This is an optimization exercise on Yosys and OpenROAD, whose aim is a short achievable clock period and few clock cycles per item, not a production implementation.
For this run, only the layout was checked, not whether the RTL still works.
Power is estimated from default activity; no workload was simulated.

==> images/io_fan.png <==
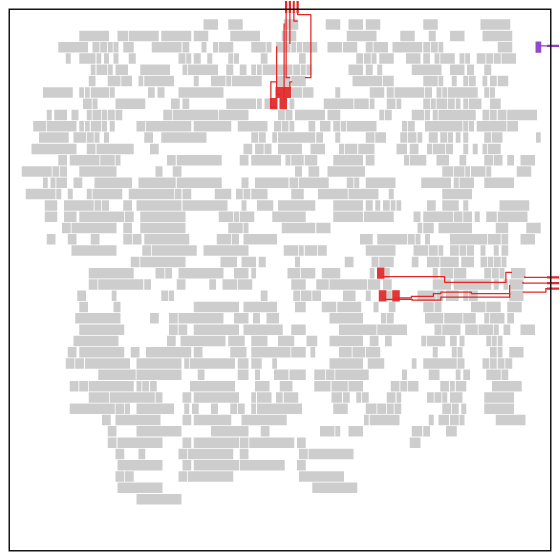
==> images/detail.png <==
Scale bar: 10 um. Region (85, 85) to (110, 110) um. Cells in grey, sequential cells in the stronger grey; small squares are vias.
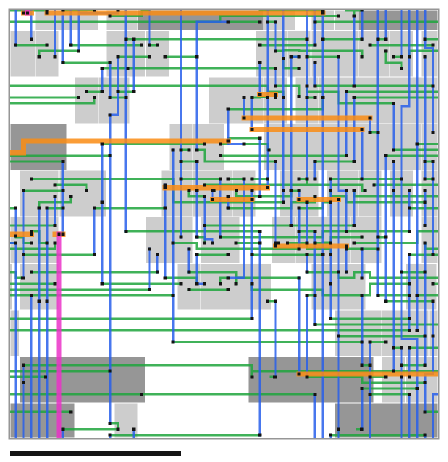
==> images/wires.png <==
Only two layers are drawn.
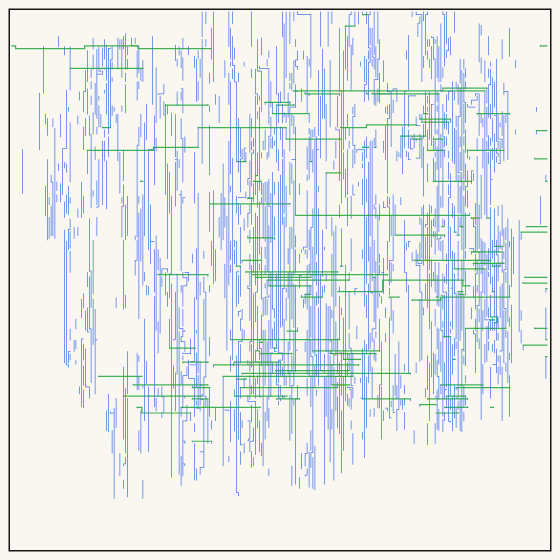
==> images/flops_by_reg.png <==
Other sequential cells in the stronger grey, the rest of the logic in the fainter grey.
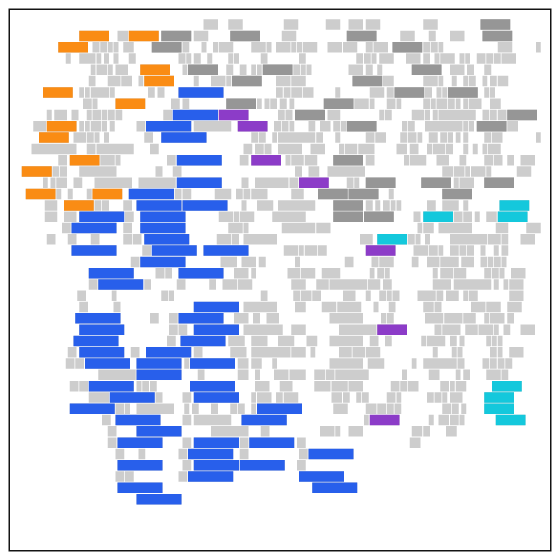
<file path="flow/run.sh">
#!/bin/bash
# synth_recipe.tcl (not shown) runs the flow's synth.tcl, then flattens the netlist and writes it again
# the make line also repeats each setting of config.mk as NAME=value (left out here)
make -C /OpenROAD-flow-scripts/flow DESIGN_CONFIG=/design/flow/config.mk WORK_HOME=/design/flow/orfs CLKGATE_MAP_FILE= SYNTH_SCRIPT=/design/flow/synth_recipe.tcl finish
</file>
<file path="flow/constraint.sdc">
create_clock -name core_clock -period 5.0 [get_ports {u_clk}]
set_input_delay 1.0000 -clock core_clock [delete_from_list [all_inputs] [get_ports {u_clk}]]
set_output_delay 1.0000 -clock core_clock [all_outputs]
set_load 0.01 [all_outputs]
</file>
<file path="flow/design.v">
module dram_controller #
  (
    parameter   integer NUMBER_OF_COLUMNS = 8,
    parameter   integer NUMBER_OF_ROWS = 128,
    parameter   integer NUMBER_OF_BANKS = 8, 
    parameter   integer REFRESH_RATE = 125,  
    parameter   integer CLK_FREQUENCY = 100,  
    parameter   integer U_DATA_WIDTH = 2,
    parameter   integer DRAM_DATA_WIDTH = 2, 
    parameter integer COLUMN_WIDTH = $clog2(NUMBER_OF_COLUMNS/DRAM_DATA_WIDTH),  
    parameter integer ROW_WIDTH = $clog2(NUMBER_OF_ROWS),  
    parameter integer BANK_ID_WIDTH = $clog2(NUMBER_OF_BANKS),  
    parameter integer U_ADDR_WIDTH = BANK_ID_WIDTH + ROW_WIDTH + COLUMN_WIDTH,  
    parameter integer CYCLES_BETWEEN_REFRESH = CLK_FREQUENCY*REFRESH_RATE - 100,  
    parameter integer DRAM_ADDR_WIDTH = ROW_WIDTH > COLUMN_WIDTH ? ROW_WIDTH : COLUMN_WIDTH,  
    parameter integer REFRESH_COUNTER_WIDTH = $clog2(CYCLES_BETWEEN_REFRESH)  
  )
  (
    input                         u_rst_n,  
    input                         u_clk,  
	input						  u_en,  
    input   [U_ADDR_WIDTH-1:0]    u_addr,  
    input   [U_DATA_WIDTH-1:0]    u_data_i,  
    input                         u_cmd,  
    output  [U_DATA_WIDTH-1:0]    u_data_o,  
    output                        u_data_valid,  
    output                        u_cmd_ack,  
    output                        u_busy,  
    input   [DRAM_DATA_WIDTH-1:0]   dram_rd_data,  
	input							dram_refresh_done,  
    output  [DRAM_DATA_WIDTH-1:0]   dram_wr_data,  
    output  [DRAM_ADDR_WIDTH-1:0]   dram_addr,  
    output  [BANK_ID_WIDTH-1:0]     dram_bank_id,  
    output                          dram_cs_n,  
    output                          dram_ras_n,  
    output                          dram_cas_n,  
    output                          dram_we_n,  
    output                          dram_clk_en  
  );
    localparam
              STATE_WIDTH = 3,
              S_IDLE      = 3'h0, 
              S_PRECHARGE = 3'h1,
              S_ACTIVATE  = 3'h2,
              S_WRITE     = 3'h3,
              S_READ      = 3'h4,
              S_REFRESH   = 3'h5,
			  S_INIT	  = 3'h6,
			  S_REF_SETUP = 3'h7;  
    reg [REFRESH_COUNTER_WIDTH-1:0] refresh_count_r;  
    reg                             refresh_request_r;  
    reg [DRAM_ADDR_WIDTH-1:0]       column_addr_r;  
    reg [DRAM_ADDR_WIDTH-1:0]       row_addr_r;  
    reg [BANK_ID_WIDTH-1:0]         bank_id_r;  
    reg [STATE_WIDTH-1:0]           state_r, next_state, 
									target_state_r, next_target_state; 
    reg                             u_cmd_ack_r;
    reg                             u_cmd_r; 
    reg [U_DATA_WIDTH-1:0]          u_data_i_r;
	reg [NUMBER_OF_BANKS-1:0]		open_row_r;
	reg [ROW_WIDTH-1:0]				active_row_r[0:NUMBER_OF_BANKS-1];
    reg                          cs_n;  
    reg                          ras_n;  
    reg                          cas_n;  
    reg                          we_n;  
    reg                          clk_en;
	reg							 read_flag, u_data_valid_r;
	reg	[U_DATA_WIDTH-1:0]		 u_data_o_r;  
	reg	[DRAM_ADDR_WIDTH-1:0]	dram_addr_w;
	integer i;
	reg [BANK_ID_WIDTH-1:0] ref_bank_id;
	reg [DRAM_ADDR_WIDTH-1:0] ref_set_addr;
    assign u_cmd_ack = u_cmd_ack_r;
	assign dram_wr_data = u_data_i_r;
	assign dram_bank_id = ((state_r == S_PRECHARGE) && (target_state_r == S_REF_SETUP || target_state_r == S_REF_SETUP) ) ? ref_bank_id :  bank_id_r;
	assign dram_cs_n = u_en ? cs_n : 1'b0;  
	assign dram_ras_n = ras_n;
	assign dram_cas_n = cas_n;
	assign dram_we_n = we_n;
	assign dram_clk_en = clk_en;  
	assign u_busy = (state_r == S_IDLE) ? 1'b0 : 1'b1; 
	assign dram_addr = dram_addr_w;
	assign u_data_valid = u_data_valid_r;
	assign u_data_o = u_data_o_r;
    always@ (posedge u_clk) begin
      if(!u_rst_n) begin
        column_addr_r <= 0;
        row_addr_r <= 0;
        bank_id_r <= 0;
        u_cmd_r <= 0;
        u_cmd_ack_r <= 0;
        u_data_i_r <= 0;
      end
      else if((state_r == S_IDLE) && (u_en == 1'b1) && (!u_cmd_ack) && (!refresh_request_r)) begin
        column_addr_r <= {{(ROW_WIDTH-COLUMN_WIDTH){1'b0}}, u_addr[COLUMN_WIDTH-1:0]};
        row_addr_r <= u_addr[COLUMN_WIDTH +: ROW_WIDTH];
        bank_id_r <= u_addr[ROW_WIDTH+COLUMN_WIDTH +: BANK_ID_WIDTH];
        u_cmd_r <= u_cmd;  
        u_cmd_ack_r <= 1'b1;  
        if(u_cmd) u_data_i_r <= u_data_i;  
      end
      else  u_cmd_ack_r <= 0;
    end
    always@ (posedge u_clk) begin
	  if(!u_rst_n) begin
		state_r <= S_IDLE;
		target_state_r <= S_IDLE;
	  end
	  else begin
		state_r <= next_state;
		target_state_r <= next_target_state;
	  end
	end
	always@ * begin
		next_state = state_r;
		next_target_state = target_state_r;
		case(state_r)
			S_INIT: next_state = S_REFRESH;  
			S_IDLE: begin
				if(u_cmd_ack_r) begin  
					if(open_row_r[bank_id_r] && (row_addr_r == active_row_r[bank_id_r])) begin  
						if(u_cmd_r)	next_state = S_WRITE;  
						else	next_state = S_READ;  
					end
					else if(open_row_r[bank_id_r] && (row_addr_r != active_row_r[bank_id_r])) begin  
						next_state = S_PRECHARGE;  
						if(u_cmd_r)	next_target_state = S_WRITE;
						else	next_target_state = S_READ;
					end
					else begin  
						next_state = S_ACTIVATE;
						if(u_cmd_r)	next_target_state = S_WRITE;
						else	next_target_state = S_READ;
					end
				end
				else if(refresh_request_r) begin 
					if(!open_row_r) next_state = S_REFRESH;  
					else begin
						next_state = S_REF_SETUP;  
						next_target_state = S_REF_SETUP;
					end
				end
			end
			S_PRECHARGE: begin
				if(target_state_r == S_REFRESH) next_state = S_REFRESH;  
				else if(target_state_r == S_REF_SETUP) next_state = S_REF_SETUP;
				else next_state = S_ACTIVATE;  
			end
			S_ACTIVATE: next_state = target_state_r;  
			S_WRITE: next_state = S_IDLE;
			S_READ: next_state = S_IDLE;
			S_REF_SETUP: begin
				if(!open_row_r) begin 
					next_state = S_REFRESH;
					next_target_state = S_REFRESH;	
				end
				else begin 
					next_state = S_PRECHARGE;
					next_target_state = S_REF_SETUP;
				end
			end
			S_REFRESH: 
			     if(dram_refresh_done) begin 
			         next_state = S_IDLE;
			         next_target_state = S_IDLE;
			     end 
		endcase
	end
    always@ * begin
		clk_en	= 1'b1;
		cs_n	= 1'b0;
		ras_n	= 1'b1;
		cas_n	= 1'b1;
		we_n	= 1'b1;
		case(state_r)
			S_IDLE: begin
			end
			S_PRECHARGE: begin
				ras_n = 1'b0;
				we_n = 1'b0;
			end
			S_ACTIVATE: ras_n = 1'b0;
			S_WRITE: begin
				cas_n = 1'b0;
				we_n = 1'b0;
			end
			S_READ: cas_n = 1'b0;
			S_REFRESH: begin
				ras_n = 1'b0;
				cas_n = 1'b0;
				we_n = 2'b0;
			end
		endcase
    end
	always@ * begin
		dram_addr_w = column_addr_r;
		case(state_r)
			S_PRECHARGE: begin
				if((state_r == S_PRECHARGE) && (target_state_r == S_REF_SETUP || target_state_r == S_REF_SETUP) ) dram_addr_w = ref_set_addr;
				else dram_addr_w = active_row_r[bank_id_r];   
			end
			S_ACTIVATE: dram_addr_w = row_addr_r;
			S_WRITE: dram_addr_w = column_addr_r;
			S_READ: dram_addr_w = column_addr_r;
		endcase
	end
	always@ (posedge u_clk) begin
		if(!u_rst_n) begin
			open_row_r <= 0;
			for (i=0; i<NUMBER_OF_BANKS; i = i+1) begin
				active_row_r[i] <= 0;
			end
		end
		else begin
			case(state_r) 
				S_ACTIVATE: begin
					active_row_r[bank_id_r] <= row_addr_r;
					open_row_r[bank_id_r] <= 1'b1;
				end
				S_PRECHARGE: begin
					if(target_state_r == S_REFRESH)	open_row_r <= 0;  
					if(target_state_r == S_REF_SETUP) open_row_r[ref_bank_id] <= 1'b0;
					else open_row_r[bank_id_r] <= 1'b0;  
				end
			endcase
		end
	end
    always@ (posedge u_clk) begin
      if(!u_rst_n) begin
        refresh_count_r <= CYCLES_BETWEEN_REFRESH[REFRESH_COUNTER_WIDTH-1:0];
        refresh_request_r <= 0;
      end
      else  begin
        if(!refresh_count_r) begin
          if(dram_refresh_done) begin
            refresh_count_r <= CYCLES_BETWEEN_REFRESH[REFRESH_COUNTER_WIDTH-1:0];
            refresh_request_r <= 0;
          end
          else refresh_request_r <= 1'b1;
        end
        else  begin
          refresh_count_r <= refresh_count_r - 1'b1;
          refresh_request_r <= 0;
        end
      end
    end
	always @* begin
		ref_bank_id = 0;
		for(i=NUMBER_OF_BANKS-1; i>=0; i=i-1) begin
			if(open_row_r[i]) ref_bank_id = i;
		end
	end
	always@ (posedge u_clk) begin
		if(!u_rst_n) begin
			ref_set_addr <= 0;
		end
		else if(state_r == S_REF_SETUP) begin
			if(open_row_r[ref_bank_id])
				ref_set_addr <= active_row_r[ref_bank_id];
		end
	end
	always@ (posedge u_clk) begin
		if(!u_rst_n) begin
			u_data_o_r <= 0;
			u_data_valid_r <= 1'b0;
			read_flag <= 1'b0;
		end
		else begin
			if(state_r == S_READ)  read_flag <= 1'b1;  
			else if(state_r == S_IDLE && read_flag == 1'b1) begin
				u_data_o_r <= dram_rd_data;
				u_data_valid_r <= 1'b1;
				read_flag <= 1'b0;
			end
			else u_data_valid_r <= 1'b0;
		end
	end
endmodule
</file>
<file path="flow/config.mk">
export PLATFORM = sky130hd
export DESIGN_NAME = dram_controller
export DESIGN_NICKNAME = dram_controller
export VERILOG_FILES = /design/flow/design.v
export SDC_FILE = /design/flow/constraint.sdc
export NUM_CORES = 4
export LEC_CHECK = 0
export CAP_MARGIN = 20
export CORE_MARGIN = 2
export CORE_UTILIZATION = 40
export SLEW_MARGIN = 20
</file>
==> impl_metrics.yaml <==
logic_synthesis:
  yosys-top-cells-count: "nand2_1, dfxtp_1, nor2_1, a21oi_1, edfxtp_1"
  synth-main-ff-cell: "dfxtp_1"
  yosysTopAreaCellShare_pct: 26.5
  ys_types: 66
  avgSynthCellArea_um2: 9.41
  ys_ff_latch: 115
  ys_async_sr_fraction_pct: 0
  syn-instance-count: 675
  syn-num-nets: 704
worst_setup_path:
  crit_required_ns: 4.00
  cp-end-kind: "primary output"
  critical_path_depth: 7
  slowest_stage: "dfxtp_1"
  cp_cell_sequence: "buf_4, mux2_1, o211ai_1, nor2_1, a21oi_1, o21ai_0, clkdlybuf4s50_1"
  r2r_cells: 8
  critPathMaxStageDelay_ns: 0.81
  critPathLaunchType: "flop"
die:
  dieHeight_um: 130
  std_cell_rows: 46
  io_pins: 43
timing:
  fin_skew_ns: 0.00843
  hold_viol: 0
  setup_tns_ns: 0
  drv_slew: 0
  fmax_mhz: 249
  fin_crit_ns: 4.01
power_and_ir_drop:
  cellLeakagePower_nw: 2.61
  ir_worst_vdd_uv: 318
  p_per_area_nw_per_um2: 434
finish:
  diodes: 0
  nets: 731
  fin_util_pct: 47.7
  fill_cells: 1473
  multiInputGateArea_um2: 3240
clock_tree:
  cts-root-buf: "clkbuf_16"
  cts-htree-levels: 4
  cts_tree: "done"
  postCtsSetupBuffers: 0
  path_clk_slew_ns: 0.06
detailed_routing:
  ant_nets: 0
  firstDrtPassIters: 5
  drc: 0
  drt_iter0_markers: 461
run_status:
  outcome: "no timing/DRC/antenna violations"
placement:
  place_ws_ns: 1.21
  place.gp.congestion: 1.01
worst_hold_path:
  hold_depth: 2
  hold_path_class: "flop to flop"
About io_fan.png:
Key: `dram_addr` = red [direction output, edge 4 north, 3 east, end cells 7, buffers 7, wire 206 um]; `dram_cs_n` = purple [direction output, edge east, end cells 1, buffers 0, wire 1.80 um]

About detail.png:
Key: metal 1 = green; metal 4 = magenta; metal 3 = orange; metal 2 = blue
50 logic cells have their middle in the window. Netlist names of flops here include `target_state_r` (2), `bank_id_r` (1). Sequential cells in the window: 4. Most frequent: nand2_1 (9), nor2_1 (7).

About wires.png:
Key: metal 3 = green [wire length 1120 um]; metal 2 = blue [wire length 8670 um]
Via Count: 5372
DR WL/cell: 19.9 um
Total Routing Usage GR: 22.5%
drt total wl: 18500 um

About flops_by_reg.png:
Key: `refresh_count_r` = orange [placed flops 14, where north-west]; `open_row_r` = cyan [placed flops 8]; `ref_set_addr` = purple [placed flops 7]; `active_row_r` = blue [placed flops 56]
Another 30 sequential cells are not coloured.

cell type report:
type	count	share of cell area, %
Inverter	18	0.901
Timing Repair Buffer	50	6.34
Sequential cell	115	38.2
Clock buffer	19	6.19
Tap cell	216	3.60
Clock inverter	13	1.57
Multi-Input combinational cell	500	43.2
worst reg2reg max path, cell delays in order (launching register included):
cell       delay (ns)
dfxtp_1          0.81
buf_4            0.29
mux4_1           0.36
mux2i_4          0.22
xor2_1           0.21
o2111ai_1        0.15
or4_1            0.58
o21ai_1          0.19
a31oi_1          0.10
metal layers:
metal	share of wire (%)	routed length [um]	vias to the layer above	track usage (%)
li1	-	-	2500	-
met1	44	8160	2611	30.0
met2	47	8670	213	36.1
met3	6.1	1120	48	4.47
met4	2.9	538	0	8.86
met5	0	0	-	0
worst paths after layout:
| kind | to | slack (ns) | startpoint |
|---|---|---|---|
| min | u_data_i_r[1]$_SDFFE_PN0P_ | 0.46 | u_data_i_r[1]$_SDFFE_PN0P_ |
| max reg2reg | state_r[0]$_SDFFE_PN0P_ | 1.96 | flop |
| max | dram_addr[0] | 0.99 | flop |
| min reg2reg | u_data_i_r[1]$_SDFFE_PN0P_ | 0.46 | u_data_i_r[1]$_SDFFE_PN0P_ |
through the flow:
step                total power, W  instance area [um^2]  cells  hold WS, ns
floorplan                  0.00177                  6350    675        0.436
CTS                        0.00326                  7500    931        0.463
global placement           0.00206                  6920    899        0.443
global route               0.00339                  7500    931        0.490
detailed placement         0.00207                  6920    899        0.453
finish                     0.00325                  7500    931        0.463
kinds of logic after synthesis:
family,share of synthesized area [%]
other,0.118
multiplexers,11.8
XOR/XNOR,2.17
buffers and inverters,3.90
AO/OA/AOI/OAI,16.0
adder cells (fa/ha/maj),1.58
flip-flops,45.1
AND/OR/NAND/NOR,19.4
report_power, final:
group	switching (W)	leakage, nW	total, W	internal, W
combinational	0.000460	1.26	0.000802	0.000343
sequential	0.000196	1.06	0.00126	0.00107
clock	0.000457	0.291	0.00119	0.000731
total	0.00111	2.61	0.00325	0.00214
state kept, by name (all words and copies together), names as in the netlist, named ones only:
register,count
active_row_r,56
refresh_count_r,14
open_row_r,8
ref_set_addr,7
row_addr_r,7
bank_id_r,3
state_r,3
target_state_r,3
column_addr_r,2
u_data_i_r,2
u_data_o_r,2
read_flag,1
refresh_request_r,1
u_cmd_ack_r,1
u_cmd_r,1
u_data_valid_r,1
cells in the final DEF (no fill, tap or decap), types with 4 or more instances in the layout:
master            n
dfxtp_1          59
clkdlybuf4s50_1  40
o21ai_0          36
o2111ai_1         4
a221o_1           4
and2_1           51
xor2_1            4
a31oi_1          12
o221ai_1          4
nand2_1          80
nand3_1          12
inv_6             5
mux2i_1          29
o31ai_1           4
o211ai_1          6
mux2_1            4
buf_4            10
nor3_1           19
mux4_2            8
nor2b_1           5
mux2_2           10
ha_1              8
xnor2_1           8
edfxtp_1         56
nor2_1           59
a21oi_1          58
clkbuf_16        18
inv_1            14
o21ai_1           7
nor4_1            8
a211oi_1          6

[port drivers added, routing unchanged]
The results above use ideal ports. As a check the final layout listed here was re-extracted and re-timed, cells and wires unchanged. Step 1 (the two cells are an assumption about what drives the block):
set clk [get_ports {u_clk}]
set_driving_cell -lib_cell sky130_fd_sc_hd__clkbuf_16 $clk
set_driving_cell -lib_cell sky130_fd_sc_hd__buf_2 [delete_from_list [all_inputs] $clk]
Step 2 moves the port delays by t, midway between the first and last clock arrival at a register: inputs arrive t later, outputs are due t later. That takes back most of the time a late clock gives input paths. Three values: ideal ports, drivers, drivers and shift; two values: the first two.
shift t [ns]: 0.454
slack for setup (ns): 0.990 / 0.950 / 1.109
worst slew at a driven data input, ns: 0.04
After both steps setup and hold are still met in this run. The setup slack of this run moves by -0.040 ns with the drivers and by +0.119 ns with both steps.
